Context: an optimization exercise on an open-source flow, tuned for a short achievable clock period and few clock cycles. The choices shown serve that exercise and are no tape-out recipe. Function was checked by simulation only, so behaviour that the tests miss may differ from the original.

`design.v`:
```
package core_pkg;
typedef enum logic [16:0] {
    LUI = 17'b0000000_000_0110111,
    AUIPC = 17'b0000000_000_0010111,
    JAL = 17'b0000000_000_1101111,
    JALR = 17'b0000000_000_1100111,
    BEQ = 17'b0000000_000_1100011,
    BNE = 17'b0000000_001_1100011,
    BLT = 17'b0000000_100_1100011,
    BGE = 17'b0000000_101_1100011,
    BLTU = 17'b0000000_110_1100011,
    BGEU = 17'b0000000_111_1100011,
    LB = 17'b0000000_000_0000011,
    LH = 17'b0000000_001_0000011,
    LW = 17'b0000000_010_0000011,
    LBU = 17'b0000000_100_0000011,
    LHU = 17'b0000000_101_0000011,
    SB = 17'b0000000_000_0100011,
    SH = 17'b0000000_001_0100011,
    SW = 17'b0000000_010_0100011,
    ADDI = 17'b0000000_000_0010011,
    SLTI = 17'b0000000_010_0010011,
    SLTIU = 17'b0000000_011_0010011,
    XORI = 17'b0000000_100_0010011,
    ORI = 17'b0000000_110_0010011,
    ANDI = 17'b0000000_111_0010011,
    SLLI = 17'b0000000_001_0010011,
    SRLI = 17'b0000000_101_0010011,
    SRAI = 17'b0100000_101_0010011,
    ADD = 17'b0000000_000_0110011,
    SUB = 17'b0100000_000_0110011,
    SLL = 17'b0000000_001_0110011,
    SLT = 17'b0000000_010_0110011,
    SLTU = 17'b0000000_011_0110011,
    XOR = 17'b0000000_100_0110011,
    SRL = 17'b0000000_101_0110011,
    SRA = 17'b0100000_101_0110011,
    OR = 17'b0000000_110_0110011,
    AND = 17'b0000000_111_0110011,
    INVALID = 17'b1111111_111_1111111
} instr_t;
typedef enum logic [3:0] {
    ALU_OP_ADD,
    ALU_OP_SLT,
    ALU_OP_SLTU,
    ALU_OP_AND,
    ALU_OP_OR,
    ALU_OP_XOR,
    ALU_OP_SLL,
    ALU_OP_SRL,
    ALU_OP_SUB,
    ALU_OP_SRA,
    ALU_OP_INVALID
} alu_op_t;
typedef enum logic {
    ALU_A_RF,
    ALU_A_PC
} alu_a_src_t;
typedef enum logic [1:0] {
    ALU_B_RF,
    ALU_B_IMM,
    ALU_B_CONST_4
} alu_b_src_t;
typedef enum logic [1:0] {
    RF_RD_ALU,
    RF_RD_LSU,
    RF_RD_IMM
} rf_rd_src_t;
typedef enum logic [3:0] {
    LSU_LOAD_BYTE,
    LSU_LOAD_BYTE_UNSIGNED,
    LSU_LOAD_HALF_WORD,
    LSU_LOAD_HALF_WORD_UNSIGNED,
    LSU_LOAD_WORD,
    LSU_STORE_BYTE,
    LSU_STORE_HALF_WORD,
    LSU_STORE_WORD,
    LSU_NONE_OP
} lsu_op_t;
endpackage
module alu (
    input core_pkg::alu_op_t      op,
    output logic        eq,
    output logic        lt,
    output logic [31:0] y,
    input logic [31:0]  a,
    input logic [31:0]  b
);
always_comb begin
    case (op)
    core_pkg::ALU_OP_ADD:     y = a + b;
    core_pkg::ALU_OP_SLT:     y = {31'b0, $signed(a) < $signed(b)};
    core_pkg::ALU_OP_SLTU:    y = {31'b0, a < b};
    core_pkg::ALU_OP_AND:     y = a & b;
    core_pkg::ALU_OP_OR:      y = a | b;
    core_pkg::ALU_OP_XOR:     y = a ^ b;
    core_pkg::ALU_OP_SLL:     y = a << b[4:0];
    core_pkg::ALU_OP_SRL:     y = a >> b[4:0];
    core_pkg::ALU_OP_SUB:     y = a - b;
    core_pkg::ALU_OP_SRA:     y = $signed(a) >>> b[4:0];
    default:        y = 32'b0;
    endcase
end
always_comb begin
    eq = (op == core_pkg::ALU_OP_SUB) && (y == 0);
    lt = ((op == core_pkg::ALU_OP_SLT || op == core_pkg::ALU_OP_SLTU)) && (y == 1);
end
endmodule
module cu (
    input logic        clk,
    input logic        rst_n,
    input logic        instr_valid,
    input core_pkg::instr_t      instr,
    output logic       ifu_branch,
    output logic       ifu_relative_jump,
    output logic       ifu_absolute_jump,
    output logic       ifu_stall,
    output logic       rf_we,
    output core_pkg::rf_rd_src_t rf_rd_src,
    output core_pkg::alu_op_t    alu_op,
    output core_pkg::alu_a_src_t alu_a_src,
    output core_pkg::alu_b_src_t alu_b_src,
    input logic        alu_eq,
    input logic        alu_lt,
    output core_pkg::lsu_op_t    lsu_op,
    input logic        lsu_rvalid
);
typedef enum logic {
    LSU_IDLE,
    LSU_ACTIVE
} lsu_state_t;
lsu_state_t lsu_state, lsu_state_nxt;
always_comb begin
    case (instr)
    core_pkg::ADD, core_pkg::ADDI, core_pkg::LB, core_pkg::LH, core_pkg::LW, core_pkg::LBU, core_pkg::LHU, core_pkg::SB, core_pkg::SH, core_pkg::SW, core_pkg::JAL, core_pkg::JALR, core_pkg::AUIPC:  alu_op = core_pkg::ALU_OP_ADD;
    core_pkg::SLT, core_pkg::SLTI, core_pkg::BLT, core_pkg::BGE:                                            alu_op = core_pkg::ALU_OP_SLT;
    core_pkg::SLTU, core_pkg::SLTIU, core_pkg::BLTU, core_pkg::BGEU:                                        alu_op = core_pkg::ALU_OP_SLTU;
    core_pkg::AND, core_pkg::ANDI:                                                      alu_op = core_pkg::ALU_OP_AND;
    core_pkg::OR, core_pkg::ORI:                                                        alu_op = core_pkg::ALU_OP_OR;
    core_pkg::XOR, core_pkg::XORI:                                                      alu_op = core_pkg::ALU_OP_XOR;
    core_pkg::SLL, core_pkg::SLLI:                                                      alu_op = core_pkg::ALU_OP_SLL;
    core_pkg::SRL, core_pkg::SRLI:                                                      alu_op = core_pkg::ALU_OP_SRL;
    core_pkg::SUB, core_pkg::BEQ, core_pkg::BNE:                                                  alu_op = core_pkg::ALU_OP_SUB;
    core_pkg::SRA, core_pkg::SRAI:                                                      alu_op = core_pkg::ALU_OP_SRA;
    default:                                                        alu_op = core_pkg::ALU_OP_INVALID;
    endcase
end
always_comb begin
    if ((instr == core_pkg::AUIPC || instr == core_pkg::JAL || instr == core_pkg::JALR))
        alu_a_src = core_pkg::ALU_A_PC;
    else
        alu_a_src = core_pkg::ALU_A_RF;
end
always_comb begin
    if ((instr == core_pkg::AUIPC || instr == core_pkg::LB || instr == core_pkg::LH || instr == core_pkg::LW || instr == core_pkg::LBU || instr == core_pkg::LHU || instr == core_pkg::SB || instr == core_pkg::SH || instr == core_pkg::SW || instr == core_pkg::ADDI || instr == core_pkg::SLTI || instr == core_pkg::SLTIU || instr == core_pkg::XORI || instr == core_pkg::ORI || instr == core_pkg::ANDI || instr == core_pkg::SLLI || instr == core_pkg::SRLI || instr == core_pkg::SRAI))
        alu_b_src = core_pkg::ALU_B_IMM;
    else if ((instr == core_pkg::JAL || instr == core_pkg::JALR))
        alu_b_src = core_pkg::ALU_B_CONST_4;
    else
        alu_b_src = core_pkg::ALU_B_RF;
end
always_comb begin
    if ((instr == core_pkg::LUI || instr == core_pkg::AUIPC || instr == core_pkg::ADDI || instr == core_pkg::SLTI || instr == core_pkg::SLTIU || instr == core_pkg::XORI || instr == core_pkg::ORI || instr == core_pkg::ANDI || instr == core_pkg::SLLI || instr == core_pkg::SRLI || instr == core_pkg::SRAI || instr == core_pkg::ADD || instr == core_pkg::SUB || instr == core_pkg::SLL || instr == core_pkg::SLT || instr == core_pkg::SLTU || instr == core_pkg::XOR || instr == core_pkg::SRL || instr == core_pkg::SRA || instr == core_pkg::OR || instr == core_pkg::AND))
        rf_we = 1'b1;
    else if ((instr == core_pkg::LB || instr == core_pkg::LH || instr == core_pkg::LW || instr == core_pkg::LBU || instr == core_pkg::LHU) && lsu_rvalid)
        rf_we = 1'b1;
    else if ((instr == core_pkg::JAL || instr == core_pkg::JALR) && instr_valid)
        rf_we = 1'b1;
    else
        rf_we = 1'b0;
end
always_comb begin
    if ((instr == core_pkg::LB || instr == core_pkg::LH || instr == core_pkg::LW || instr == core_pkg::LBU || instr == core_pkg::LHU))
        rf_rd_src = core_pkg::RF_RD_LSU;
    else if (instr == core_pkg::LUI)
        rf_rd_src = core_pkg::RF_RD_IMM;
    else
        rf_rd_src = core_pkg::RF_RD_ALU;
end
always_comb begin
    if ((instr == core_pkg::BEQ && alu_eq) ||
        (instr == core_pkg::BNE && !alu_eq) ||
        ((instr == core_pkg::BGE || instr == core_pkg::BGEU) && !alu_lt) ||
        ((instr == core_pkg::BLT || instr == core_pkg::BLTU) && alu_lt))
        ifu_branch = 1'b1;
    else
        ifu_branch = 1'b0;
end
always_comb begin
    if (instr == core_pkg::JAL)
        ifu_relative_jump = 1'b1;
    else
        ifu_relative_jump = 1'b0;
end
always_comb begin
    if (instr == core_pkg::JALR)
        ifu_absolute_jump = 1'b1;
    else
        ifu_absolute_jump = 1'b0;
end
always_ff @(posedge clk or negedge rst_n) begin
    if (!rst_n)
        lsu_state <= LSU_IDLE;
    else
        lsu_state <= lsu_state_nxt;
end
always_comb begin
    lsu_state_nxt = lsu_state;
    case (lsu_state)
    LSU_IDLE: begin
        if (instr_valid && (instr == core_pkg::LB || instr == core_pkg::LH || instr == core_pkg::LW || instr == core_pkg::LBU || instr == core_pkg::LHU || instr == core_pkg::SB || instr == core_pkg::SH || instr == core_pkg::SW))
            lsu_state_nxt = LSU_ACTIVE;
    end
    LSU_ACTIVE: begin
        if (lsu_rvalid)
            lsu_state_nxt = LSU_IDLE;
    end
    endcase
end
always_comb begin
    lsu_op = core_pkg::LSU_NONE_OP;
    ifu_stall = 1'b0;
    case (lsu_state)
    LSU_IDLE: begin
        if (instr_valid && (instr == core_pkg::LB || instr == core_pkg::LH || instr == core_pkg::LW || instr == core_pkg::LBU || instr == core_pkg::LHU || instr == core_pkg::SB || instr == core_pkg::SH || instr == core_pkg::SW)) begin
            ifu_stall = 1'b1;
            case (instr)
            core_pkg::LB:     lsu_op = core_pkg::LSU_LOAD_BYTE;
            core_pkg::LBU:    lsu_op = core_pkg::LSU_LOAD_BYTE_UNSIGNED;
            core_pkg::LH:     lsu_op = core_pkg::LSU_LOAD_HALF_WORD;
            core_pkg::LHU:    lsu_op = core_pkg::LSU_LOAD_HALF_WORD_UNSIGNED;
            core_pkg::LW:     lsu_op = core_pkg::LSU_LOAD_WORD;
            core_pkg::SB:     lsu_op = core_pkg::LSU_STORE_BYTE;
            core_pkg::SH:     lsu_op = core_pkg::LSU_STORE_HALF_WORD;
            core_pkg::SW:     lsu_op = core_pkg::LSU_STORE_WORD;
            endcase
        end
    end
    LSU_ACTIVE: begin
        ifu_stall = ~lsu_rvalid;
        case (instr)
        core_pkg::LB:     lsu_op = core_pkg::LSU_LOAD_BYTE;
        core_pkg::LBU:    lsu_op = core_pkg::LSU_LOAD_BYTE_UNSIGNED;
        core_pkg::LH:     lsu_op = core_pkg::LSU_LOAD_HALF_WORD;
        core_pkg::LHU:    lsu_op = core_pkg::LSU_LOAD_HALF_WORD_UNSIGNED;
        core_pkg::LW:     lsu_op = core_pkg::LSU_LOAD_WORD;
        core_pkg::SB:     lsu_op = core_pkg::LSU_STORE_BYTE;
        core_pkg::SH:     lsu_op = core_pkg::LSU_STORE_HALF_WORD;
        core_pkg::SW:     lsu_op = core_pkg::LSU_STORE_WORD;
        endcase
    end
    endcase
end
endmodule
module idu (
    input logic         ibus_rvalid,
    input logic [31:0]  ibus_rdata,
    output logic        instr_valid,
    output core_pkg::instr_t      instr,
    output logic [31:0] imm,
    output logic [4:0]  rs1,
    output logic [4:0]  rs2,
    output logic [4:0]  rd
);
assign instr_valid = ibus_rvalid;
assign rs1 = ibus_rdata[19:15];
assign rs2 = ibus_rdata[24:20];
assign rd = ibus_rdata[11:7];
function logic is_r_type(core_pkg::instr_t instr);
    is_r_type = (instr == core_pkg::ADD || instr == core_pkg::SUB || instr == core_pkg::SLL || instr == core_pkg::SLT || instr == core_pkg::SLTU || instr == core_pkg::XOR || instr == core_pkg::SRL || instr == core_pkg::SRA || instr == core_pkg::OR || instr == core_pkg::AND);
endfunction
function logic is_i_type(core_pkg::instr_t instr);
    is_i_type = (instr == core_pkg::JALR || instr == core_pkg::LB || instr == core_pkg::LH || instr == core_pkg::LW || instr == core_pkg::LBU || instr == core_pkg::LHU || instr == core_pkg::ADDI || instr == core_pkg::SLTI || instr == core_pkg::SLTIU || instr == core_pkg::XORI || instr == core_pkg::ORI || instr == core_pkg::ANDI || instr == core_pkg::SLLI || instr == core_pkg::SRLI || instr == core_pkg::SRAI);
endfunction
function logic is_s_type(core_pkg::instr_t instr);
    is_s_type = (instr == core_pkg::SB || instr == core_pkg::SH || instr == core_pkg::SW);
endfunction
function logic is_b_type(core_pkg::instr_t instr);
    is_b_type = (instr == core_pkg::BEQ || instr == core_pkg::BNE || instr == core_pkg::BLT || instr == core_pkg::BGE || instr == core_pkg::BLTU || instr == core_pkg::BGEU);
endfunction
function logic is_u_type(core_pkg::instr_t instr);
    is_u_type = (instr == core_pkg::LUI || instr == core_pkg::AUIPC);
endfunction
function logic is_j_type(core_pkg::instr_t instr);
    is_j_type = (instr == core_pkg::JAL);
endfunction
always_comb begin
    casez (ibus_rdata)
    32'b????_????_????_????_????_????_?011_0111:    instr = core_pkg::LUI;
    32'b????_????_????_????_????_????_?001_0111:    instr = core_pkg::AUIPC;
    32'b????_????_????_????_????_????_?110_1111:    instr = core_pkg::JAL;
    32'b????_????_????_????_?000_????_?110_0111:    instr = core_pkg::JALR;
    32'b????_????_????_????_?000_????_?110_0011:    instr = core_pkg::BEQ;
    32'b????_????_????_????_?001_????_?110_0011:    instr = core_pkg::BNE;
    32'b????_????_????_????_?100_????_?110_0011:    instr = core_pkg::BLT;
    32'b????_????_????_????_?101_????_?110_0011:    instr = core_pkg::BGE;
    32'b????_????_????_????_?110_????_?110_0011:    instr = core_pkg::BLTU;
    32'b????_????_????_????_?111_????_?110_0011:    instr = core_pkg::BGEU;
    32'b????_????_????_????_?000_????_?000_0011:    instr = core_pkg::LB;
    32'b????_????_????_????_?001_????_?000_0011:    instr = core_pkg::LH;
    32'b????_????_????_????_?010_????_?000_0011:    instr = core_pkg::LW;
    32'b????_????_????_????_?100_????_?000_0011:    instr = core_pkg::LBU;
    32'b????_????_????_????_?101_????_?000_0011:    instr = core_pkg::LHU;
    32'b????_????_????_????_?000_????_?010_0011:    instr = core_pkg::SB;
    32'b????_????_????_????_?001_????_?010_0011:    instr = core_pkg::SH;
    32'b????_????_????_????_?010_????_?010_0011:    instr = core_pkg::SW;
    32'b????_????_????_????_?000_????_?001_0011:    instr = core_pkg::ADDI;
    32'b????_????_????_????_?010_????_?001_0011:    instr = core_pkg::SLTI;
    32'b????_????_????_????_?011_????_?001_0011:    instr = core_pkg::SLTIU;
    32'b????_????_????_????_?100_????_?001_0011:    instr = core_pkg::XORI;
    32'b????_????_????_????_?110_????_?001_0011:    instr = core_pkg::ORI;
    32'b????_????_????_????_?111_????_?001_0011:    instr = core_pkg::ANDI;
    32'b0000_000?_????_????_?001_????_?001_0011:    instr = core_pkg::SLLI;
    32'b0000_000?_????_????_?101_????_?001_0011:    instr = core_pkg::SRLI;
    32'b0100_000?_????_????_?101_????_?001_0011:    instr = core_pkg::SRAI;
    32'b0000_000?_????_????_?000_????_?011_0011:    instr = core_pkg::ADD;
    32'b0100_000?_????_????_?000_????_?011_0011:    instr = core_pkg::SUB;
    32'b0000_000?_????_????_?001_????_?011_0011:    instr = core_pkg::SLL;
    32'b0000_000?_????_????_?010_????_?011_0011:    instr = core_pkg::SLT;
    32'b0000_000?_????_????_?011_????_?011_0011:    instr = core_pkg::SLTU;
    32'b0000_000?_????_????_?100_????_?011_0011:    instr = core_pkg::XOR;
    32'b0000_000?_????_????_?101_????_?011_0011:    instr = core_pkg::SRL;
    32'b0100_000?_????_????_?101_????_?011_0011:    instr = core_pkg::SRA;
    32'b0000_000?_????_????_?110_????_?011_0011:    instr = core_pkg::OR;
    32'b0000_000?_????_????_?111_????_?011_0011:    instr = core_pkg::AND;
    default:                                        instr = core_pkg::INVALID;
    endcase
end
always_comb begin
    if (is_r_type(instr))
        imm = 32'b0;
    else if (is_i_type(instr))
        imm = {{20{ibus_rdata[31]}}, ibus_rdata[31:20]};
    else if (is_s_type(instr))
        imm = {{20{ibus_rdata[31]}}, ibus_rdata[31:25], ibus_rdata[11:7]};
    else if (is_b_type(instr))
        imm = {{19{ibus_rdata[31]}}, ibus_rdata[31], ibus_rdata[7], ibus_rdata[30:25], ibus_rdata[11:8], 1'b0};
    else if (is_u_type(instr))
        imm = {ibus_rdata[31:12], 12'b0};
    else if (is_j_type(instr))
        imm = {{12{ibus_rdata[31]}}, ibus_rdata[19:12], ibus_rdata[20], ibus_rdata[30:21], 1'b0};
    else
        imm = 32'b0;
end
endmodule
module rf (
    input logic         clk,
    input logic         rst_n,
    input logic [4:0]   rs1,
    input logic [4:0]   rs2,
    input logic [4:0]   rd,
    output logic [31:0] rdata1,
    output logic [31:0] rdata2,
    input logic         we,
    input logic [31:0]  wdata
);
logic [31:0] [31:0] mem;
assign rdata1 = (rs1 == 0) ? 32'b0 : mem[rs1];
assign rdata2 = (rs2 == 0) ? 32'b0 : mem[rs2];
always_ff @(posedge clk or negedge rst_n) begin
    if (!rst_n) begin
        mem <= {{32{32'b0}}};
    end else begin
        if (we && rd != 5'b0)
            mem[rd] <= wdata;
    end
end
endmodule
module ifu (
    input logic         clk,
    input logic         rst_n,
    input logic         stall,
    input logic         branch,
    input logic         relative_jump,
    input logic         absolute_jump,
    output logic [31:0] pc,
    output logic        ibus_rvalid,
    output logic [31:0] ibus_rdata,
    input logic [31:0]  rf_rdata,
    input logic [31:0]  imm,
    output logic        ibus_req,
    output logic [31:0] ibus_addr,
    input logic         ibus_rvalid_i,
    input logic [31:0]  ibus_rdata_i
);
typedef enum logic [1:0] {
    INITIALIZATION,
    LINEAR_FETCHING,
    NON_LINEAR_FETCH,
    NON_LINEAR_FETCH_PROPAGATION
} state_t;
state_t      state, state_nxt;
logic [31:0] pc_fetch, pc_fetch_nxt, pc_decode, pc_decode_nxt, ibus_rdata_nxt;
logic        ibus_rvalid_nxt;
assign pc = pc_decode;
assign ibus_req = 1'b1;
assign ibus_addr = pc_fetch_nxt;
always_ff @(posedge clk or negedge rst_n) begin
    if (!rst_n)
        state <= INITIALIZATION;
    else
        state <= state_nxt;
end
always_comb begin
    state_nxt = state;
    case (state)
    INITIALIZATION: begin
        state_nxt = LINEAR_FETCHING;
    end
    LINEAR_FETCHING: begin
        if (branch || relative_jump || absolute_jump)
            state_nxt = NON_LINEAR_FETCH;
    end
    NON_LINEAR_FETCH: begin
        if (ibus_rvalid_i)
            state_nxt = NON_LINEAR_FETCH_PROPAGATION;
    end
    NON_LINEAR_FETCH_PROPAGATION: begin
        state_nxt = LINEAR_FETCHING;
    end
    endcase
end
always_ff @(posedge clk or negedge rst_n) begin
    if (!rst_n) begin
        pc_fetch <= 32'b0;
        pc_decode <= 32'b0;
        ibus_rvalid <= 1'b0;
        ibus_rdata <= 32'b0;
    end else begin
        pc_fetch <= pc_fetch_nxt;
        pc_decode <= pc_decode_nxt;
        ibus_rvalid <= ibus_rvalid_nxt;
        ibus_rdata <= ibus_rdata_nxt;
    end
end
always_comb begin
    pc_fetch_nxt = pc_fetch;
    pc_decode_nxt = pc_decode;
    ibus_rvalid_nxt = 1'b0;
    ibus_rdata_nxt = ibus_rdata;
    case (state)
    INITIALIZATION: begin
        pc_fetch_nxt = 32'b0;
    end
    LINEAR_FETCHING: begin
        if (ibus_rvalid_i) begin
            pc_fetch_nxt = pc_fetch + 4;
            pc_decode_nxt = pc_fetch;
            ibus_rvalid_nxt = 1'b1;
            ibus_rdata_nxt = ibus_rdata_i;
        end
        if (stall) begin
            pc_fetch_nxt = pc_fetch;
            pc_decode_nxt = pc_decode;
            ibus_rvalid_nxt = 1'b0;
            ibus_rdata_nxt = ibus_rdata;
        end else if (branch) begin
            pc_fetch_nxt = pc_decode + imm;
            pc_decode_nxt = pc_decode;
            ibus_rvalid_nxt = 1'b0;
            ibus_rdata_nxt = ibus_rdata;
        end else if (relative_jump) begin
            pc_fetch_nxt = pc_decode + imm;
            pc_decode_nxt = pc_decode;
            ibus_rvalid_nxt = 1'b0;
            ibus_rdata_nxt = ibus_rdata;
        end else if (absolute_jump) begin
            pc_fetch_nxt = (rf_rdata + imm) & 32'hffff_fffe;
            pc_decode_nxt = pc_decode;
            ibus_rvalid_nxt = 1'b0;
            ibus_rdata_nxt = ibus_rdata;
        end
    end
    NON_LINEAR_FETCH: ;
    NON_LINEAR_FETCH_PROPAGATION: begin
        pc_fetch_nxt = pc_fetch + 4;
        pc_decode_nxt = pc_fetch;
        ibus_rvalid_nxt = 1'b1;
        ibus_rdata_nxt = ibus_rdata_i;
    end
    endcase
end
endmodule
module lsu (
    input logic         clk,
    input logic         rst_n,
    output logic        rvalid,
    output logic [31:0] rdata,
    input core_pkg::lsu_op_t      op,
    input logic [31:0]  addr,
    input logic [31:0]  wdata,
    output logic        dbus_req,
    output logic        dbus_we,
    output logic [3:0]  dbus_be,
    output logic [31:0] dbus_addr,
    output logic [31:0] dbus_wdata,
    input logic         dbus_gnt,
    input logic         dbus_rvalid,
    input logic [31:0]  dbus_rdata
);
typedef enum logic [1:0] {
    IDLE,
    WAITING_FOR_GRANT,
    WAITING_FOR_RESPONSE
} state_t;
state_t state, state_nxt;
always_ff @(posedge clk or negedge rst_n) begin
    if (!rst_n)
        state <= IDLE;
    else
        state <= state_nxt;
end
always_comb begin
    state_nxt = state;
    case (state)
    IDLE: begin
        if (op != core_pkg::LSU_NONE_OP) begin
            if (dbus_gnt)
                state_nxt = WAITING_FOR_RESPONSE;
            else
                state_nxt = WAITING_FOR_GRANT;
        end
    end
    WAITING_FOR_GRANT: begin
        if (dbus_gnt)
            state_nxt = WAITING_FOR_RESPONSE;
    end
    WAITING_FOR_RESPONSE: begin
        if (dbus_rvalid)
            state_nxt = IDLE;
    end
    endcase
end
always_comb begin
    rvalid = (state == WAITING_FOR_RESPONSE) && dbus_rvalid;
end
always_comb begin
    rdata = 32'h0;
    case (op)
    core_pkg::LSU_LOAD_BYTE: begin
        case (addr[1:0])
        2'h0:   rdata = {{24{dbus_rdata[7]}}, dbus_rdata[7:0]};
        2'h1:   rdata = {{24{dbus_rdata[15]}}, dbus_rdata[15:8]};
        2'h2:   rdata = {{24{dbus_rdata[23]}}, dbus_rdata[23:16]};
        2'h3:   rdata = {{24{dbus_rdata[31]}}, dbus_rdata[31:24]};
        endcase
    end
    core_pkg::LSU_LOAD_BYTE_UNSIGNED: begin
        case (addr[1:0])
        2'h0:   rdata = {24'b0, dbus_rdata[7:0]};
        2'h1:   rdata = {24'b0, dbus_rdata[15:8]};
        2'h2:   rdata = {24'b0, dbus_rdata[23:16]};
        2'h3:   rdata = {24'b0, dbus_rdata[31:24]};
        endcase
    end
    core_pkg::LSU_LOAD_HALF_WORD: begin
        case (addr[1:0])
        2'h0:   rdata = {{16{dbus_rdata[15]}}, dbus_rdata[15:0]};
        2'h2:   rdata = {{16{dbus_rdata[31]}}, dbus_rdata[31:16]};
        endcase
    end
    core_pkg::LSU_LOAD_HALF_WORD_UNSIGNED: begin
        case (addr[1:0])
        2'h0:   rdata = {16'b0, dbus_rdata[15:0]};
        2'h2:   rdata = {16'b0, dbus_rdata[31:16]};
        endcase
    end
    core_pkg::LSU_LOAD_WORD: begin
        case (addr[1:0])
        2'h0:   rdata = dbus_rdata;
        endcase
    end
    endcase
end
always_comb begin
    dbus_req = (state == IDLE && op != core_pkg::LSU_NONE_OP) || (state == WAITING_FOR_GRANT);
end
always_comb begin
    dbus_we = (op == core_pkg::LSU_STORE_BYTE || op == core_pkg::LSU_STORE_HALF_WORD || op == core_pkg::LSU_STORE_WORD);
end
always_comb begin
    dbus_be = 4'h0;
    case (op)
    core_pkg::LSU_LOAD_BYTE, core_pkg::LSU_LOAD_BYTE_UNSIGNED, core_pkg::LSU_STORE_BYTE: begin
        case (addr[1:0])
        2'h0:   dbus_be = 4'h1;
        2'h1:   dbus_be = 4'h2;
        2'h2:   dbus_be = 4'h4;
        2'h3:   dbus_be = 4'h8;
        endcase
    end
    core_pkg::LSU_LOAD_HALF_WORD, core_pkg::LSU_LOAD_HALF_WORD_UNSIGNED, core_pkg::LSU_STORE_HALF_WORD: begin
        case (addr[1:0])
        2'h0:   dbus_be = 4'h3;
        2'h2:   dbus_be = 4'hc;
        endcase
    end
    core_pkg::LSU_LOAD_WORD, core_pkg::LSU_STORE_WORD: begin
        case (addr[1:0])
        2'h0:   dbus_be = 4'hf;
        endcase
    end
    endcase
end
always_comb begin
    dbus_addr = addr & 32'hffff_fffc;
end
always_comb begin
    dbus_wdata = 32'b0;
    case (op)
    core_pkg::LSU_STORE_BYTE: begin
        case (addr[1:0])
        2'h0:   dbus_wdata = {24'b0, wdata[7:0]};
        2'h1:   dbus_wdata = {16'b0, wdata[7:0], 8'b0};
        2'h2:   dbus_wdata = {8'b0, wdata[7:0], 16'b0};
        2'h3:   dbus_wdata = {wdata[7:0], 24'b0};
        endcase
    end
    core_pkg::LSU_STORE_HALF_WORD: begin
        case (addr[1:0])
        2'h0:   dbus_wdata = {16'b0, wdata[15:0]};
        2'h2:   dbus_wdata = {wdata[15:0], 16'b0};
        endcase
    end
    core_pkg::LSU_STORE_WORD: begin
        case (addr[1:0])
        2'h0:   dbus_wdata = wdata;
        endcase
    end
    endcase
end
endmodule
module core (
    input logic      clk,
    input logic      rst_n,
    output logic        ibus_req,
    output logic [31:0] ibus_addr,
    input logic         ibus_gnt,
    input logic         ibus_rvalid,
    input logic [31:0]  ibus_rdata,
    output logic        dbus_req,
    output logic        dbus_we,
    output logic [3:0]  dbus_be,
    output logic [31:0] dbus_addr,
    output logic [31:0] dbus_wdata,
    input logic         dbus_gnt,
    input logic         dbus_rvalid,
    input logic [31:0]  dbus_rdata
);
logic        ifu_stall, ifu_branch, ifu_relative_jump, ifu_absolute_jump, fetch_rvalid;
core_pkg::instr_t      instr;
logic [31:0] imm, pc, fetch_rdata;
logic [4:0]  rs1, rs2, rd;
logic        instr_valid;
core_pkg::alu_op_t     alu_op;
core_pkg::alu_a_src_t  alu_a_src;
core_pkg::alu_b_src_t  alu_b_src;
logic [31:0] alu_a, alu_b, alu_y;
logic        alu_eq, alu_lt;
logic [31:0] rf_rdata1, rf_rdata2, rf_wdata;
core_pkg::rf_rd_src_t  rf_rd_src;
logic        rf_we;
core_pkg::lsu_op_t     lsu_op;
logic [31:0] lsu_rdata;
logic        lsu_rvalid;
ifu u_ifu (
    .clk,
    .rst_n,
    .stall(ifu_stall),
    .branch(ifu_branch),
    .relative_jump(ifu_relative_jump),
    .absolute_jump(ifu_absolute_jump),
    .pc,
    .ibus_rvalid(fetch_rvalid),
    .ibus_rdata(fetch_rdata),
    .rf_rdata(rf_rdata1),
    .imm,
    .ibus_req,
    .ibus_addr,
    .ibus_rvalid_i(ibus_rvalid),
    .ibus_rdata_i(ibus_rdata)
);
idu u_idu (
    .ibus_rvalid(fetch_rvalid),
    .ibus_rdata(fetch_rdata),
    .instr_valid,
    .instr,
    .imm,
    .rs1,
    .rs2,
    .rd
);
cu u_cu (
    .clk,
    .rst_n,
    .instr_valid,
    .instr,
    .ifu_stall,
    .ifu_branch,
    .ifu_relative_jump,
    .ifu_absolute_jump,
    .rf_we,
    .rf_rd_src,
    .alu_op,
    .alu_a_src,
    .alu_b_src,
    .alu_eq,
    .alu_lt,
    .lsu_op,
    .lsu_rvalid
);
rf u_rf (
    .clk,
    .rst_n,
    .rs1,
    .rs2,
    .rd,
    .rdata1(rf_rdata1),
    .rdata2(rf_rdata2),
    .we(rf_we),
    .wdata(rf_wdata)
);
alu u_alu (
    .op(alu_op),
    .eq(alu_eq),
    .lt(alu_lt),
    .y(alu_y),
    .a(alu_a),
    .b(alu_b)
);
lsu u_lsu (
    .clk,
    .rst_n,
    .rvalid(lsu_rvalid),
    .rdata(lsu_rdata),
    .op(lsu_op),
    .addr(alu_y),
    .wdata(rf_rdata2),
    .dbus_req,
    .dbus_we,
    .dbus_be,
    .dbus_addr,
    .dbus_wdata,
    .dbus_gnt,
    .dbus_rvalid,
    .dbus_rdata
);
always_comb begin
    case (alu_a_src)
    core_pkg::ALU_A_PC:       alu_a = pc;
    core_pkg::ALU_A_RF:       alu_a = rf_rdata1;
    endcase
end
always_comb begin
    case (alu_b_src)
    core_pkg::ALU_B_IMM:      alu_b = imm;
    core_pkg::ALU_B_RF:       alu_b = rf_rdata2;
    core_pkg::ALU_B_CONST_4:  alu_b = 32'h0000_0004;
    default:        alu_b = 32'b0;
    endcase
end
always_comb begin
    case (rf_rd_src)
    core_pkg::RF_RD_ALU:  rf_wdata = alu_y;
    core_pkg::RF_RD_LSU:  rf_wdata = lsu_rdata;
    core_pkg::RF_RD_IMM:  rf_wdata = imm;
    default:    rf_wdata = 32'b0;
    endcase
end
endmodule
```
`run.sh`:
```
#!/bin/bash
# synth_recipe.tcl (not shown) runs the flow's synth.tcl, then flattens the netlist and writes it again
# the make line also repeats each setting of config.mk as NAME=value (left out here)
make -C /OpenROAD-flow-scripts/flow DESIGN_CONFIG=/design/flow/config.mk WORK_HOME=/design/flow/orfs CLKGATE_MAP_FILE= SYNTH_SCRIPT=/design/flow/synth_recipe.tcl finish
```
`config.mk`:
```
export PLATFORM = sky130hd
export DESIGN_NAME = core
export DESIGN_NICKNAME = core
export VERILOG_FILES = /design/flow/design.v
export SDC_FILE = /design/flow/constraint.sdc
export NUM_CORES = 4
export LEC_CHECK = 0
export CAP_MARGIN = 20
export CORE_MARGIN = 2
export CORE_UTILIZATION = 40
export PLACE_DENSITY = 0.6
export SLEW_MARGIN = 20
```
`constraint.sdc`:
```
create_clock -name core_clock -period 18.0 [get_ports {clk}]
set_input_delay 3.6000 -clock core_clock [delete_from_list [all_inputs] [get_ports {clk}]]
set_output_delay 3.6000 -clock core_clock [all_outputs]
set_load 0.01 [all_outputs]
```
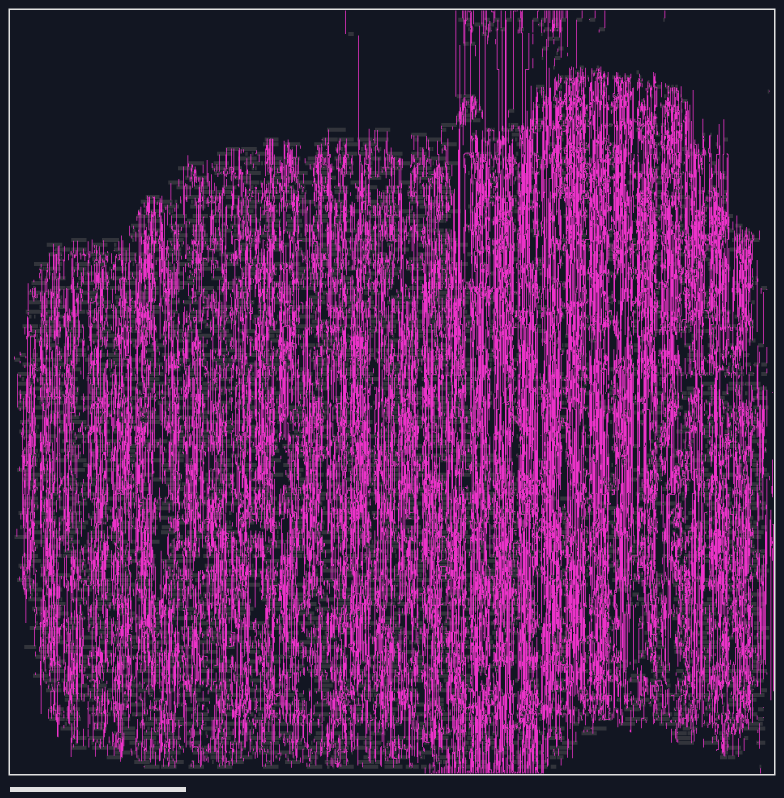
*Metal 2*
Bar = 100 um. Cells faint in the background.
wire length on this layer: 139 mm
share of all routed wire: 44%
longest straight run: 175 um
nets with wire on the layer: 6093
main direction: vertical
routed via count: 63.4k
met2 Track Usage GR: 0.499
total routed wirelength: 314 mm

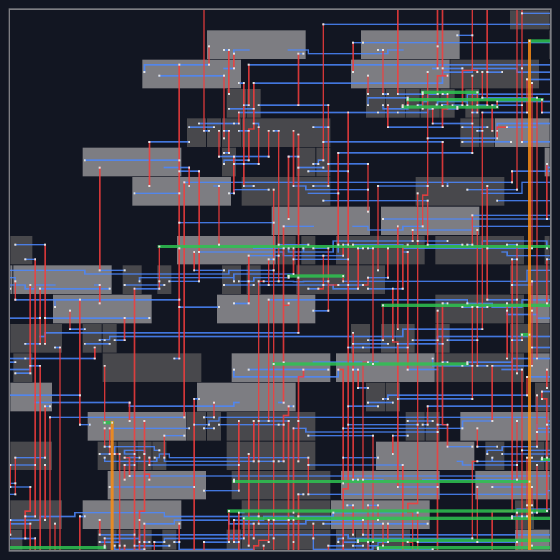
*A small window of the routed layout*
Region (83, 300) to (133, 350) um. Cells in gray, sequential cells in the stronger gray; small squares are vias.
[met4] orange
[met1] blue
[met2] red
[met3] green
sequential cells in the window: 24
cells with their middle in the window: 93
most frequent: dfrtp_1 (24), a21oi_1 (17), nor2_1 (16)
netlist names of flops here include: u_rf.mem (24)

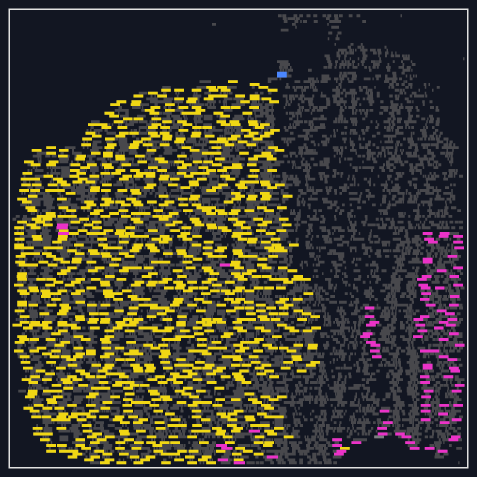
*Flops by top-level scope*
Other sequential cells in the stronger gray, the rest of the logic in the fainter gray.
[u_rf] yellow | sequential cells: 1024
[u_lsu] blue | sequential cells: 2
[u_ifu] magenta | sequential cells: 99
not colored: 1
Die Area: 188000 sq um
fraction of the core area covered by cells at the end of the flow: 0.451
final non-filler cell total: 9883

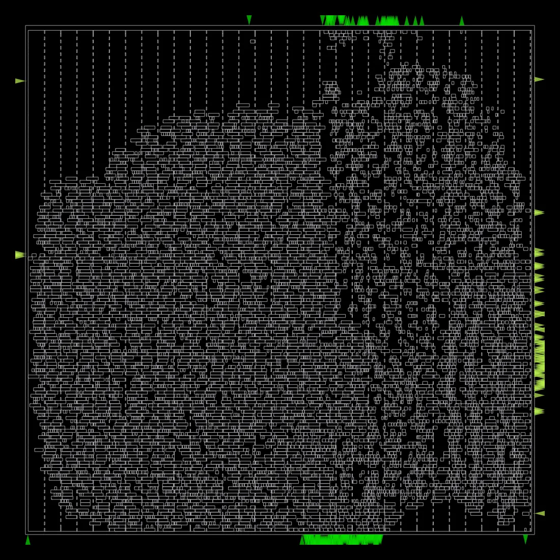
*Cell outlines without signal wires*
area of the placeable core: 183000 sq um
fill cell total of the finished layout: 17.2k
sequential cell count of the final layout: 1126

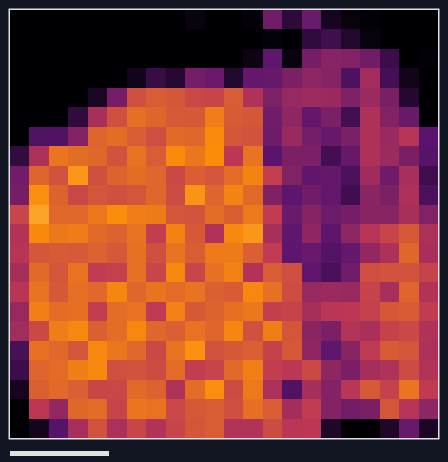
*Placement density heat map*
Bar = 100 um. The die is cut into 22 by 22 equal tiles; black is low, pale yellow is high, 0 to 100% covered.
tiles over 75% full: 1.7%
nearly empty tiles: 14%
emptiest ninth of the die: north-west
effective utilization at floorplan: 0.403

==> reports/qor.yml <==
status:
  status: "finished clean"
cells_and_area:
  buffers_excl_clock: 398
  layout.area.seq_sq_um: 28200
  dominant_cells: "multi-input combinational cells"
  most-common-layout-cells: "dfrtp_1, nand2_1, nor2_1"
  antenna-diode-count: 9
  drive_gt1_frac: 0.168
  layout.buffer.nonclock.area_share: 0.0441
  largest_register_ff_count: 1024
  final.clkbuf_count: 163
  n_all_inverters: 163
  nNetsFinal: 7553
  fraction_of_standard_cell_area_in_multi_input_logic: 0.519
  multiInputCombCellCount: 5500
  multi_input_area_sq_um: 42900
power_and_ir_drop:
  combPwrFrac: 0.533
  leak_pwr_nw: 35.5
  sw_frac_of_total: 0.467
  seq_power_w: 0.00358
  power.share.sequential: 0.269
  comb_cell_power_w: 0.00710
  clockPowerShare: 0.198
  p_int_w: 0.00711
  post-layout-total-power_w: 0.0133
place:
  place.gp.congestion: 1.01
  detailed_place_hpwl_mm: 211
  dp_slack_ns: 2.99
  place.port_buffers: 168
sta:
  worst_slew_pin_slew_ns: 1.30
  grt_setup_unrepaired: "no"
  hold_ws_ns: 0.396
  layout_worst_path_cycle_share: 0.904
  slew_headroom: 0.127
  final-hold-violation-count: 0
  tns_ns: 0
  finalWorstSetupSlack_ns: 1.73
  clock_skew_ns: 0.0736
grt:
  gr-max-usage-layer: "met2"
  grt_antenna_before_repair: 19
  use_met1: 0.411
  first_global_vias: 61400
  grt_first_pass_wirelength_mm: 449
logic_synthesis:
  syn-instance-count: 7483
  ys_ff_latch: 1126
  netlist.area_leader.share: 0.381
  synth_fa_ha_area_frac: 0.0300
  synth_simple_gate_area_frac: 0.125
  yosys-top-cells-count: "dfrtp_1, nand2_1, nor2_1, a21oi_1, o21ai_0"
  synth_cell_type_count: 97
  synthMostInstantiatedCell: "dfrtp_1"
  compound_gate_portion_of_the_synthesized_area: 0.168
  multiplexer_share_of_the_synthesized_area: 0.236
  main_combinational_cell_family_by_area_after_synthesis: "multiplexers"
  synthXorXnorAreaFrac: 0.0128
  synth_top_flop_cell: "dfrtp_1"
  post-synth-top-area-cell: "dfrtp_1"
clocking:
  clkSlewWorstSetupHoldPaths_ns: 0.06
  tritoncts_num_sinks: 1126
  htree_num_levels: 3
  cts_tree: "yes"
  tritoncts.num_buffers: 119
  post-cts-setup-buffers: 0
  cts.hold.buffers_added: 0
  clock_path_buffers: 3
setup_path:
  worst-path-stages: 31
  critPathKind: "flip-flop to output pin"
  timing.rr.start: "u_ifu.ibus_rdata[3]"
  setup.worst_path.end: "ibus_addr[16]"
  worstPathMaxFanout: 42
  setup.worst_path.end_class: "output pin"
  critical_path_arrival_ns: 12.67
  worstRegToRegCells: 32
  cp_slowest_cell: "or4b_2"
die:
  n_tap_cell: 2464
  die_width_um: 434
  ioPinCount: 173
run:
  cap_violations: 0
detailed_routing:
  met2_wire_length_mm: 139
  drt-met1-wl_mm: 118
  highest_metal_used: "met5"
  wl_per_cell_um: 31.8
  drc: 0
  wl_met3_mm: 30.1
hold_path:
  whs_endpoint: "u_rf.mem[16]"
Testbench counts, summed over its fixed seeds: cycles 230,033.

-- afterwards: timing with drivers on the ports --
The results above use ideal ports. As a check the final layout listed here was re-extracted and re-timed, cells and wires unchanged. Step 1: set_driving_cell puts a clkbuf_16 on clk and a buf_2 on each other input, an assumption about the parent block. Step 2 moves the port delays by t, midway between the first and last clock arrival at a register: inputs arrive t later, outputs are due t later. That takes back most of the time a late clock gives input paths. a / b / c = ideal / step 1 / step 2; a / b = the first two.
t (ns): 0.849
setup slack, ns: 1.732 / 1.647 / 2.497
worst hold slack (ns): 0.396 / 0.396 / 0.396
latest minus earliest clock arrival (ns): 0.074 / 0.073
worst slew at a driven data input, ns: 0.18
After both steps setup and hold are still met in this run. For this run, drivers alone change the setup slack by -0.085 ns; drivers and shift together by +0.765 ns.
